Source: an optimization exercise on an open RTL-to-GDS flow (aim: small area). Production flows keep margins and buffers that such runs may drop. The RTL was checked by simulation tests, not by an equivalence proof against the original design.

[flow/design.v]
`timescale 1ns / 1ps
module EQ#(
    parameter data_width = 24)
    (
   input                   clk,
   input                   rst,
   input                   EN,
   input [data_width-1:0]  s_axis_tdata,
   input                   s_axis_tvalid,
   input                   s_axis_tlast,
   output                  s_axis_tready,
   output [data_width-1:0] m_axis_tdata,
   output                  m_axis_tvalid,
   output                  m_axis_tlast,
   input                   m_axis_tready,
   input [31:0]            s_apb_paddr,
   input                   s_apb_psel,
   input                   s_apb_penable,
   input                   s_apb_pwrite,
   input [31:0]            s_apb_pwdata,
   output                  s_apb_pready,
   output [31:0]           s_apb_prdata,
   output                  s_apb_pslverr,
   output                  led_test
    );
   reg [data_width-1:0]    r_m_axis_tdata;
   reg                     r_m_axis_tvalid;
   reg                     r_m_axis_tlast;
   reg                     r_led;
   reg                     reset;
   localparam         STATE_TYPE_idle = 5'b00000;
   localparam         STATE_TYPE_transferred_left = 5'b00001; 
   localparam         STATE_TYPE_calculate1_left = 5'b00010;                          
   localparam         STATE_TYPE_calculate2_left = 5'b00011; 
   localparam         STATE_TYPE_calculate3_left = 5'b00100; 
   localparam         STATE_TYPE_calculate4_left = 5'b00101;  
   localparam         STATE_TYPE_delay_line1_left = 5'b00110;  
   localparam         STATE_TYPE_delay_line2_left = 5'b00111;
   localparam         STATE_TYPE_transferred0 = 5'b01000;  
   localparam         STATE_TYPE_transferred_right = 5'b01001; 
   localparam         STATE_TYPE_calculate1_right =  5'b01010;                          
   localparam         STATE_TYPE_calculate2_right =  5'b01011; 
   localparam         STATE_TYPE_calculate3_right =  5'b01100; 
   localparam         STATE_TYPE_calculate4_right =  5'b01101;  
   localparam         STATE_TYPE_delay_line1_right = 5'b01110;  
   localparam         STATE_TYPE_delay_line2_right = 5'b01111;
   reg [4:0]               state;
   wire                    ready;
   reg                     tlast;
   reg signed [data_width-1:0]    xn,xn1,xn2;  
   reg signed [data_width-1:0]    yn,yn1,yn2; 
   reg signed [data_width-1:0]    xn_right,xn1_right,xn2_right;  
   reg signed [data_width-1:0]    yn_right,yn1_right,yn2_right; 
   reg signed [data_width-1:0]    data;
   reg signed [(data_width*2)-1:0] r_x0,r_x1,r_x2,r_y1,r_y2,r_y,r_s;  
   reg signed [data_width-1:0] r_s1;
   reg signed [(data_width*2)-1:0] r_x0_right,r_x1_right,r_x2_right,r_y1_right,r_y2_right,r_y_right,r_s_right;  
   reg signed [data_width-1:0] r_s1_right;
   reg signed [data_width-1:0]     a1,a2,b0,b1,b2;
   integer value;  
   always @(posedge clk or negedge rst)
   begin
      if (rst == 1'b0)begin
         state <= STATE_TYPE_idle;
         r_led <= 0;
         r_m_axis_tvalid <= 1'b0;
         yn <= 0; xn<=0; yn1<=0;yn2<=0;xn1<=0;xn2<=0;r_x0<=0;r_x1<=0;r_x2<=0;r_y1<=0;r_y2<=0;r_y<=0;r_s<=0;r_s1<=0;
         yn_right <= 0; xn_right<=0; yn1_right<=0;yn2_right<=0;xn1_right<=0;xn2_right<=0;r_x0_right<=0;r_x1_right<=0;r_x2_right<=0;r_y1_right<=0;r_y2_right<=0;r_y_right<=0;r_s_right<=0;r_s1_right<=0;
      end else if (reset == 1)begin
         state <= STATE_TYPE_idle;
         r_led <= 0;
         r_m_axis_tvalid <= 1'b0;
         yn <= 0; xn<=0; yn1<=0;yn2<=0;xn1<=0;xn2<=0;r_x0<=0;r_x1<=0;r_x2<=0;r_y1<=0;r_y2<=0;r_y<=0;r_s<=0;r_s1<=0;
         yn_right <= 0; xn_right<=0; yn1_right<=0;yn2_right<=0;xn1_right<=0;xn2_right<=0;r_x0_right<=0;r_x1_right<=0;r_x2_right<=0;r_y1_right<=0;r_y2_right<=0;r_y_right<=0;r_s_right<=0;r_s1_right<=0;
      end else begin
         case (state)
            STATE_TYPE_idle :
            begin
               r_m_axis_tvalid <= 1'b0;
               if( EN == 1)begin
                   r_led <= 1;
                   if ((s_axis_tvalid == 1'b1) & (ready == 1'b1))begin
                      if(s_axis_tlast == 0)begin
                            state <= STATE_TYPE_transferred_left;
                      end else
                            state <= STATE_TYPE_transferred_right;
                   end
               end else begin
                    r_led <= 0;
                    if ((s_axis_tvalid == 1'b1) & (ready == 1'b1))
                      state <= STATE_TYPE_transferred0;
               end
             end
            STATE_TYPE_transferred_left:
               begin
                  r_m_axis_tvalid <= 1'b1;
                  r_m_axis_tdata <= yn;
                  r_m_axis_tlast <= tlast;
                  xn <= s_axis_tdata;
                  tlast <= s_axis_tlast;
                  state <= STATE_TYPE_calculate1_left;
               end
            STATE_TYPE_calculate1_left:
                begin
                    r_m_axis_tvalid <= 1'b0;
                    r_x0 <= b0*xn;  
                    r_x1 <= b1*xn1;  
                    r_x2 <= b2*xn2;  
                    r_y1 <= a1*yn1;  
                    r_y2 <= a2*yn2;  
                    state <= STATE_TYPE_calculate2_left;
                end
             STATE_TYPE_calculate2_left:
                begin
                    r_s <= r_x0 + r_x1 + r_x2 - (r_y1+r_y2);  
                    state <= STATE_TYPE_calculate3_left;
                end   
             STATE_TYPE_calculate3_left:
                begin
                    r_s1 <= (r_s >> 22);     
                    state <= STATE_TYPE_calculate4_left;
                end 
             STATE_TYPE_calculate4_left:
                begin
                    yn <= r_s1[data_width-1:0];  
                    state <= STATE_TYPE_delay_line1_left;
                end 
             STATE_TYPE_delay_line1_left:
                begin
                    xn2 <= xn1;
                    yn2 <= yn1;
                    state <= STATE_TYPE_delay_line2_left;
                end 
              STATE_TYPE_delay_line2_left:
                begin
                    xn1 <= xn;
                    yn1 <= yn;
                    state <= STATE_TYPE_idle;
                end
              STATE_TYPE_transferred_right:
               begin
                  r_m_axis_tvalid <= 1'b1;
                  r_m_axis_tdata <= yn_right;
                  r_m_axis_tlast <= tlast;
                  xn_right <= s_axis_tdata;
                  tlast <= s_axis_tlast;
                  state <= STATE_TYPE_calculate1_right;
               end
            STATE_TYPE_calculate1_right:
                begin
                    r_m_axis_tvalid <= 1'b0;
                    r_x0_right <= b0*xn_right;  
                    r_x1_right <= b1*xn1_right;  
                    r_x2_right <= b2*xn2_right;  
                    r_y1_right <= a1*yn1_right;  
                    r_y2_right <= a2*yn2_right;  
                    state <= STATE_TYPE_calculate2_right;
                end
             STATE_TYPE_calculate2_right:
                begin
                    r_s_right <= r_x0_right + r_x1_right + r_x2_right - (r_y1_right+r_y2_right);  
                    state <= STATE_TYPE_calculate3_right;
                end   
             STATE_TYPE_calculate3_right:
                begin
                    r_s1_right <= (r_s_right >> 22);     
                    state <= STATE_TYPE_calculate4_right;
                end 
             STATE_TYPE_calculate4_right:
                begin
                    yn_right <= r_s1_right[data_width-1:0];  
                    state <= STATE_TYPE_delay_line1_right;
                end 
             STATE_TYPE_delay_line1_right:
                begin
                    xn2_right <= xn1_right;
                    yn2_right <= yn1_right;
                    state <= STATE_TYPE_delay_line2_right;
                end 
              STATE_TYPE_delay_line2_right:
                begin
                    xn1_right <= xn_right;
                    yn1_right <= yn_right;
                    state <= STATE_TYPE_idle;
                end  
              STATE_TYPE_transferred0:
               begin
                  r_m_axis_tvalid <= 1'b1;
                  r_m_axis_tdata <= data;
                  r_m_axis_tlast <= tlast;
                  data <= s_axis_tdata;
                  tlast <= s_axis_tlast;
                  state <= STATE_TYPE_idle;
               end
            default 
               state <= STATE_TYPE_idle;
         endcase
      end
   end
   always @(posedge clk)
   begin
         if ((s_apb_pwrite == 1'b1) & (s_apb_psel == 1'b1) & (s_apb_penable == 1'b1))begin
            value <= s_apb_pwdata;
            if(s_apb_pwdata[2:0] == 3'b111)
                reset<=1;
            if(s_apb_pwdata[2:0] == 3'b001)begin 
                a1 <= s_apb_pwdata[26:3];
            end
            if(s_apb_pwdata[2:0] == 3'b010)begin 
                a2 <= s_apb_pwdata[26:3];
            end
            if(s_apb_pwdata[2:0] == 3'b011) 
                b0 <= s_apb_pwdata[26:3];
            if(s_apb_pwdata[2:0] == 3'b100) 
                b1 <= s_apb_pwdata[26:3];
            if(s_apb_pwdata[2:0] == 3'b101) 
                b2 <= s_apb_pwdata[26:3];
            if(s_apb_pwdata[2:0] == 3'b110)
                reset<=0;
         end
   end
   assign ready = m_axis_tready | (~s_axis_tvalid);
   assign s_axis_tready = ready;
   assign m_axis_tvalid = r_m_axis_tvalid;
   assign m_axis_tdata = r_m_axis_tdata;
   assign m_axis_tlast = r_m_axis_tlast;
   assign s_apb_pready = 1'b1;
   assign s_apb_prdata = value;
   assign s_apb_pslverr = 1'b0;
   assign led_test = r_led;
endmodule
[flow/run.sh]
#!/bin/bash
# synth_recipe.tcl (not shown) runs the flow's synth.tcl, then flattens the netlist and writes it again
# the make line also repeats each setting of config.mk as NAME=value (left out here)
make -C /OpenROAD-flow-scripts/flow DESIGN_CONFIG=/design/flow/config.mk WORK_HOME=/design/flow/orfs CLKGATE_MAP_FILE= SYNTH_SCRIPT=/design/flow/synth_recipe.tcl finish
[flow/config.mk]
export PLATFORM = sky130hd
export DESIGN_NAME = EQ
export DESIGN_NICKNAME = EQ
export VERILOG_FILES = /design/flow/design.v
export SDC_FILE = /design/flow/constraint.sdc
export NUM_CORES = 8
export LEC_CHECK = 0
export CAP_MARGIN = 20
export CORE_MARGIN = 2
export CORE_UTILIZATION = 45
export SLEW_MARGIN = 20
[flow/constraint.sdc]
create_clock -name core_clock -period 20.0 [get_ports {clk}]
set_input_delay 4.0000 -clock core_clock [delete_from_list [all_inputs] [get_ports {clk}]]
set_output_delay 4.0000 -clock core_clock [all_outputs]
set_load 0.01 [all_outputs]
Fig. 1: finished layout with every layer on
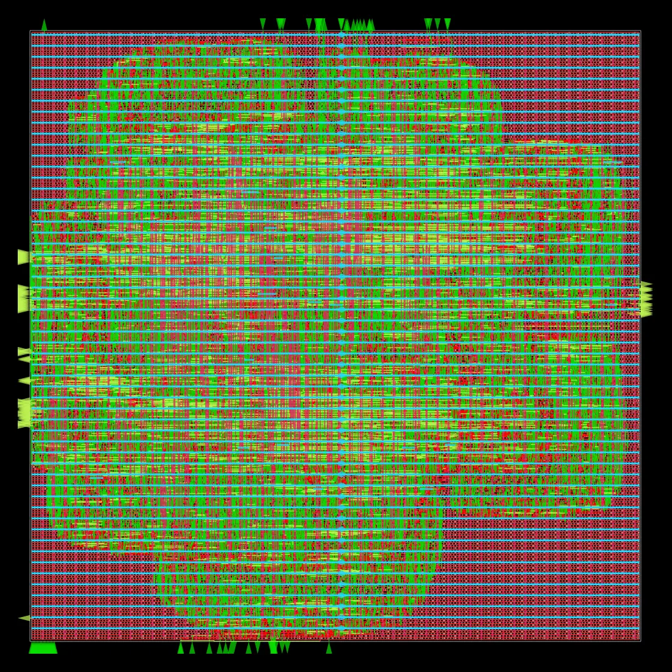
Design Area, Final: 268,000 um2
Die Wd: 756 um
Die Height: 756 um

Fig. 2: wiring by layer
Scale: 1 px per um. Two of the layers only.
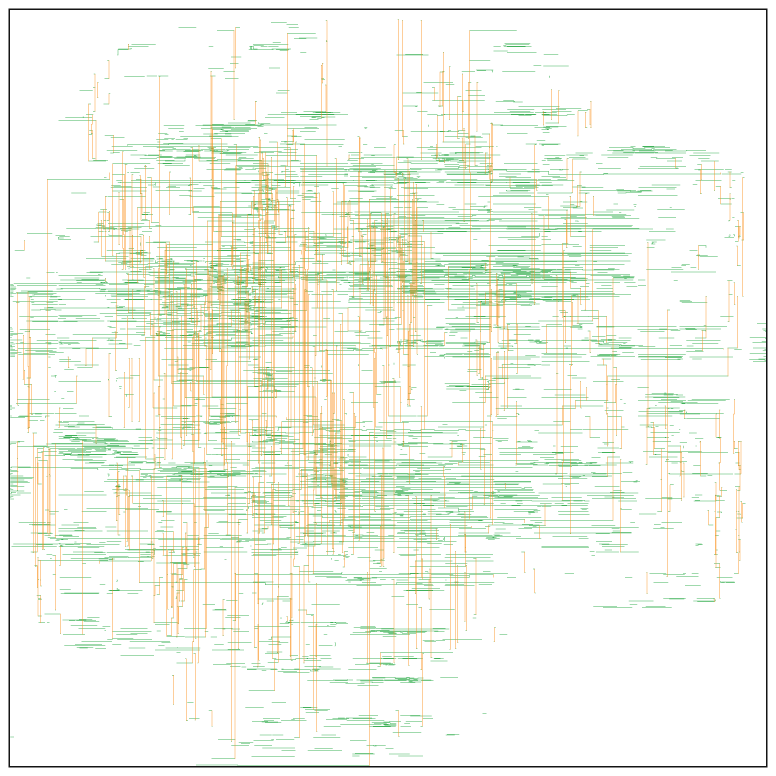
orange -> M4  # wire length 45.3 mm
green -> M3  # wire length 76.1 mm

Fig. 3: signal wires on met1
Scale: 1 px per um. Supply wires on this layer in grey.
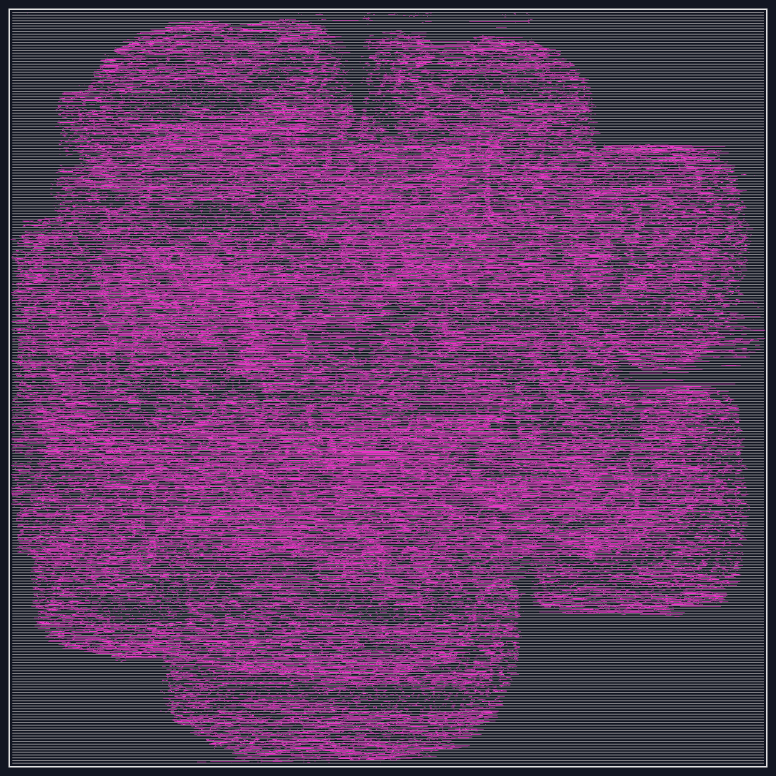
share of all routed wire = 40%
nets with wire on the layer = 30,897
wire length on this layer = 326 mm
longest straight run = 137 um

==> run notes <==
CP endpoint kind flop; FF-to-FF setup slack around 10 ns; worst relative slew slack 7.77%; GRT overflow 0; Post-DP HPWL ~640 mm; CTS Buf Count about 140; Root Driver clkbuf_16; CP top delay family adder cells; FF+latch count, synth 1,053; CP Launch Type flop; drt first-iter violations between 15,000 and 20,000; clk slew on worst S/H paths around 0.06 ns; reg2reg start b2[2]$_DFFE_PP_; starting density of the core between 40% and 50%; clk buf depth 4; Max Cap Viol 0; largest net degree at the start of global routing 170; Tmin final between 9 and 10 ns; Syn Nets ~35,000; vias in the first global route roughly 200k; Final nets around 34,000; Mapped Area 254,000 um2; DRT Pass-1 Iters 9; Min-Delay Path Class reg2reg; Finished Layout Cells roughly 34,000; Compound-Gate Fraction of Synth Area under 10%; slowest stage delay, CP between 1 and 1.5 ns; Synth top cells by count fa_1 (6,156), inv_1 (6,078), nand2_1 (4,554); hold slack approximately 0.48 ns; Synth async-reset ratio 80.7%; area of the multi-input gates just under 200,000 um2; CP required 20.71 ns; Reg2Reg Capture Point r_x2_right[40]$_DFFE_PN0P_; worst setup margin approximately 10 ns; vias after detailed routing 185,000; EDFF count, synth approximately 200; routed wire length 821 mm; Warnings, synthesis 1; Post-Place Worst Slack 10.73 ns; initial antenna violation count 92; share of the synthesized area in the top cell type about half; routed length per instance ~24 um; Setup Viol. Count Final 0; count leader, synth fa_1; PortBufs 124; hold buffer count at cts 0; cell taking the most area after synthesis fa_1; Seq/Total Area, Yosys 10.8%; final count of pins violating max slew 0; Worst Hold End r_y2_right[21]$_DFFE_PN0P_; largest family of logic cells by synthesized area adder cells; Hold Crit Depth 2; share of layout cells above drive strength 1 between 3 and 4%; Least-Margin Pin Slew around 1.4 ns; Clock Skews around 0.094 ns; CTS tree done; Adder-Cell Fraction of Synth Area 55.3%; dominant synthesized flop cell dfrtp_1; Final period util 47.6%; Ports roughly 160; CP bufs+invs 6; Post-Place Cells ~34,000; Fill cells approximately 54,000; core area approximately 560,000 um2; commonest non-fill, non-tap cells in the layout fa_1 (6,156), inv_1 (6,078), nand2_1 (4,549); Total Routing Usage GR between 20% and 30%; Slowest-stage cell, CP edfxtp_1; RSZ-0062 raised after global routing false; gp weighted congestion 0.985; Critical Path Fanout Max 27; number of H-tree levels 4; post-synthesis mux area share less than 1%; Cells after Synth ~27,000; Max Freq ~110 MHz; Synth Area in Simple Gates between 15 and 20%; FF/Latch Area between 20,000 and 30,000 um2; vias per cell roughly 5.4; number of remaining DRC errors 0; CP most frequent cell fa_1; synth unique cells just over 90; Area after DPL roughly 260,000 um2; DRT antenna net count 0; Post-Synth XOR/XNOR Area approximately 2%; Arrival @ worst endpoint between 10 and 15 ns; first-pass GRT wire length between 1000 and 1500 mm; status finished clean; HP Start r_y2_right[21]$_DFFE_PN0P_; CTS resizes 0; CTS Sinks around 1,100; top cells by area, synth fa_1 (48%), inv_1 (9.0%), dfrtp_1 (8.4%), ha_1 (6.9%), nand2_1 (6.7%); Area growth syn-to-layout 5.43%; Mean Syn Cell Area 9.35 um2; final hold vios 0; post-CTS setup buffer count 0; final core occ 47.5%; row count approximately 280; Crit Path Class reg2reg; insertion delay to the later sink of the worst-skew pair 0.89 ns; commonest non-fill, non-tap cell in the layout fa_1; Die Area between 500,000 and 600,000 um2; setup_tns 0 ns; R2R cell count 26
Fig. 4: layout detail
Region (358, 509) to (398, 549) um. Cells in grey, sequential cells in the stronger grey; small squares are vias.
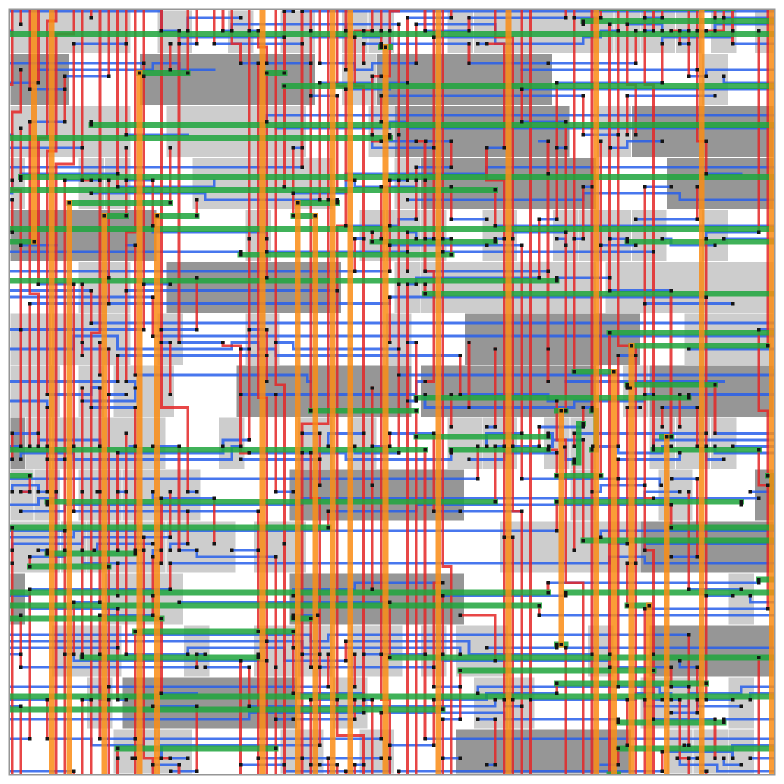
red -> M2
orange -> M4
blue -> M1
green -> M3
most frequent = nand2_1 (37), a21oi_1 (19), dfrtp_1 (18)
sequential cells in the window = 18
cells with their middle in the window = 111
netlist names of flops here include = r_s1_right (8), yn_right (4), r_s_right (2)

Fig. 5: floorplan with the power grid
Scale: 0.5 px per um. Pins as bars on the die edge.
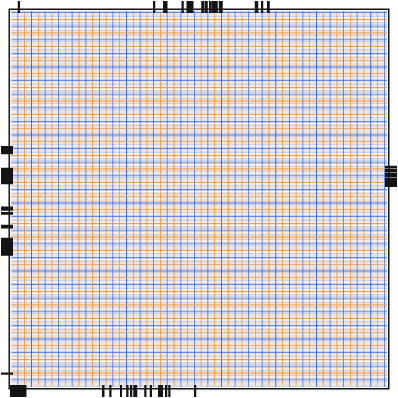
blue -> VSS
orange -> VDD
signal pins = 159
met4 straps = 55

==> registers in the layout (all words and copies together), names as in the netlist, 32 cells and up <==
| name | count |
|---|---|
| r_y2 | 46 |
| value | 32 |
| r_x0_right | 46 |
| r_x1_right | 46 |
| r_x0 | 46 |
| r_y1_right | 46 |
| r_x2 | 46 |
| r_x1 | 46 |
| r_x2_right | 46 |
| r_y2_right | 46 |
| r_y1 | 46 |
==> cell type report <==
class,instances,share of cell area (%)
diodes,137,0.128
clock buffers,183,1.44
clock inverters,63,0.277
inverters,6078,8.50
multi-input cells,18600,74.1
flip-flops and latches,1053,10.2
well taps,7506,3.50
repair buffers,601,1.81
==> worst max-delay path by stage <==
stage | from | to | slack [ns] | depth (start not counted)
2_1_floorplan | m_axis_tready | s_axis_tready | 11.84 | 1
3_3_place_gp | b1[7]$_DFFE_PP_ | r_x1_right[43]$_DFFE_PN0P_ | 10.78 | 26
3_5_place_dp | b1[7]$_DFFE_PP_ | r_x1_right[43]$_DFFE_PN0P_ | 10.73 | 26
4_1_cts | b1[7]$_DFFE_PP_ | r_x1_right[43]$_DFFE_PN0P_ | 10.72 | 26
5_1_grt | b1[7]$_DFFE_PP_ | r_x1_right[43]$_DFFE_PN0P_ | 10.13 | 26
6_report | b2[2]$_DFFE_PP_ | r_x2_right[40]$_DFFE_PN0P_ | 10.48 | 26
==> worst reg2reg max path: stages, from the launching register on <==
cell and delay (ns):
edfxtp_1 1.12, buf_4 0.55, nand2_1 0.18, fa_1 0.52, fa_1 0.51, inv_1 0.04
ha_1 0.19, fa_1 0.49, inv_1 0.06, fa_1 0.54, inv_1 0.06, fa_1 0.53
inv_1 0.07, fa_1 0.50, inv_1 0.05, ha_1 0.38, nand3_1 0.15, nor4_1 0.17
o21ai_1 0.18, nand3_1 0.13, a41oi_1 0.27, o31ai_2 0.48, a21oi_1 0.20, o311ai_0 0.60
a21oi_1 0.17, xor2_1 1.04, o21ai_0 0.17
==> metal layers <==
metal / part of all wire [%] / global-route usage (%) / up-vias
met5: 0.028 / 0 / -
met4: 5.5 / 14.1 / 34
met3: 9.3 / 6.68 / 1501
met2: 45 / 46.1 / 7541
met1: 40 / 39.0 / 97800
li1: - / - / 78100

## re-timing with driven ports
How much do the figures lean on ideal ports? The routed layout below was timed once more, with nothing changed but the port constraints.
Step 1: set_driving_cell puts a clkbuf_16 on clk and a buf_2 on each other input, an assumption about the parent block.
Step 2 moves the port delays by t, midway between the first and last clock arrival at a register: inputs arrive t later, outputs are due t later. That takes back most of the time a late clock gives input paths.
a / b / c = no drivers / after step 1 / after step 2; a / b = the first two.
shift t [ns]: 0.961
setup WS [ns]: 10.478 / 10.478 / 10.478
worst setup path after step 2: register to register
After both steps setup and hold are still met in this run. The setup slack of this run moves by 0.000 ns with the drivers and by 0.000 ns with both steps.
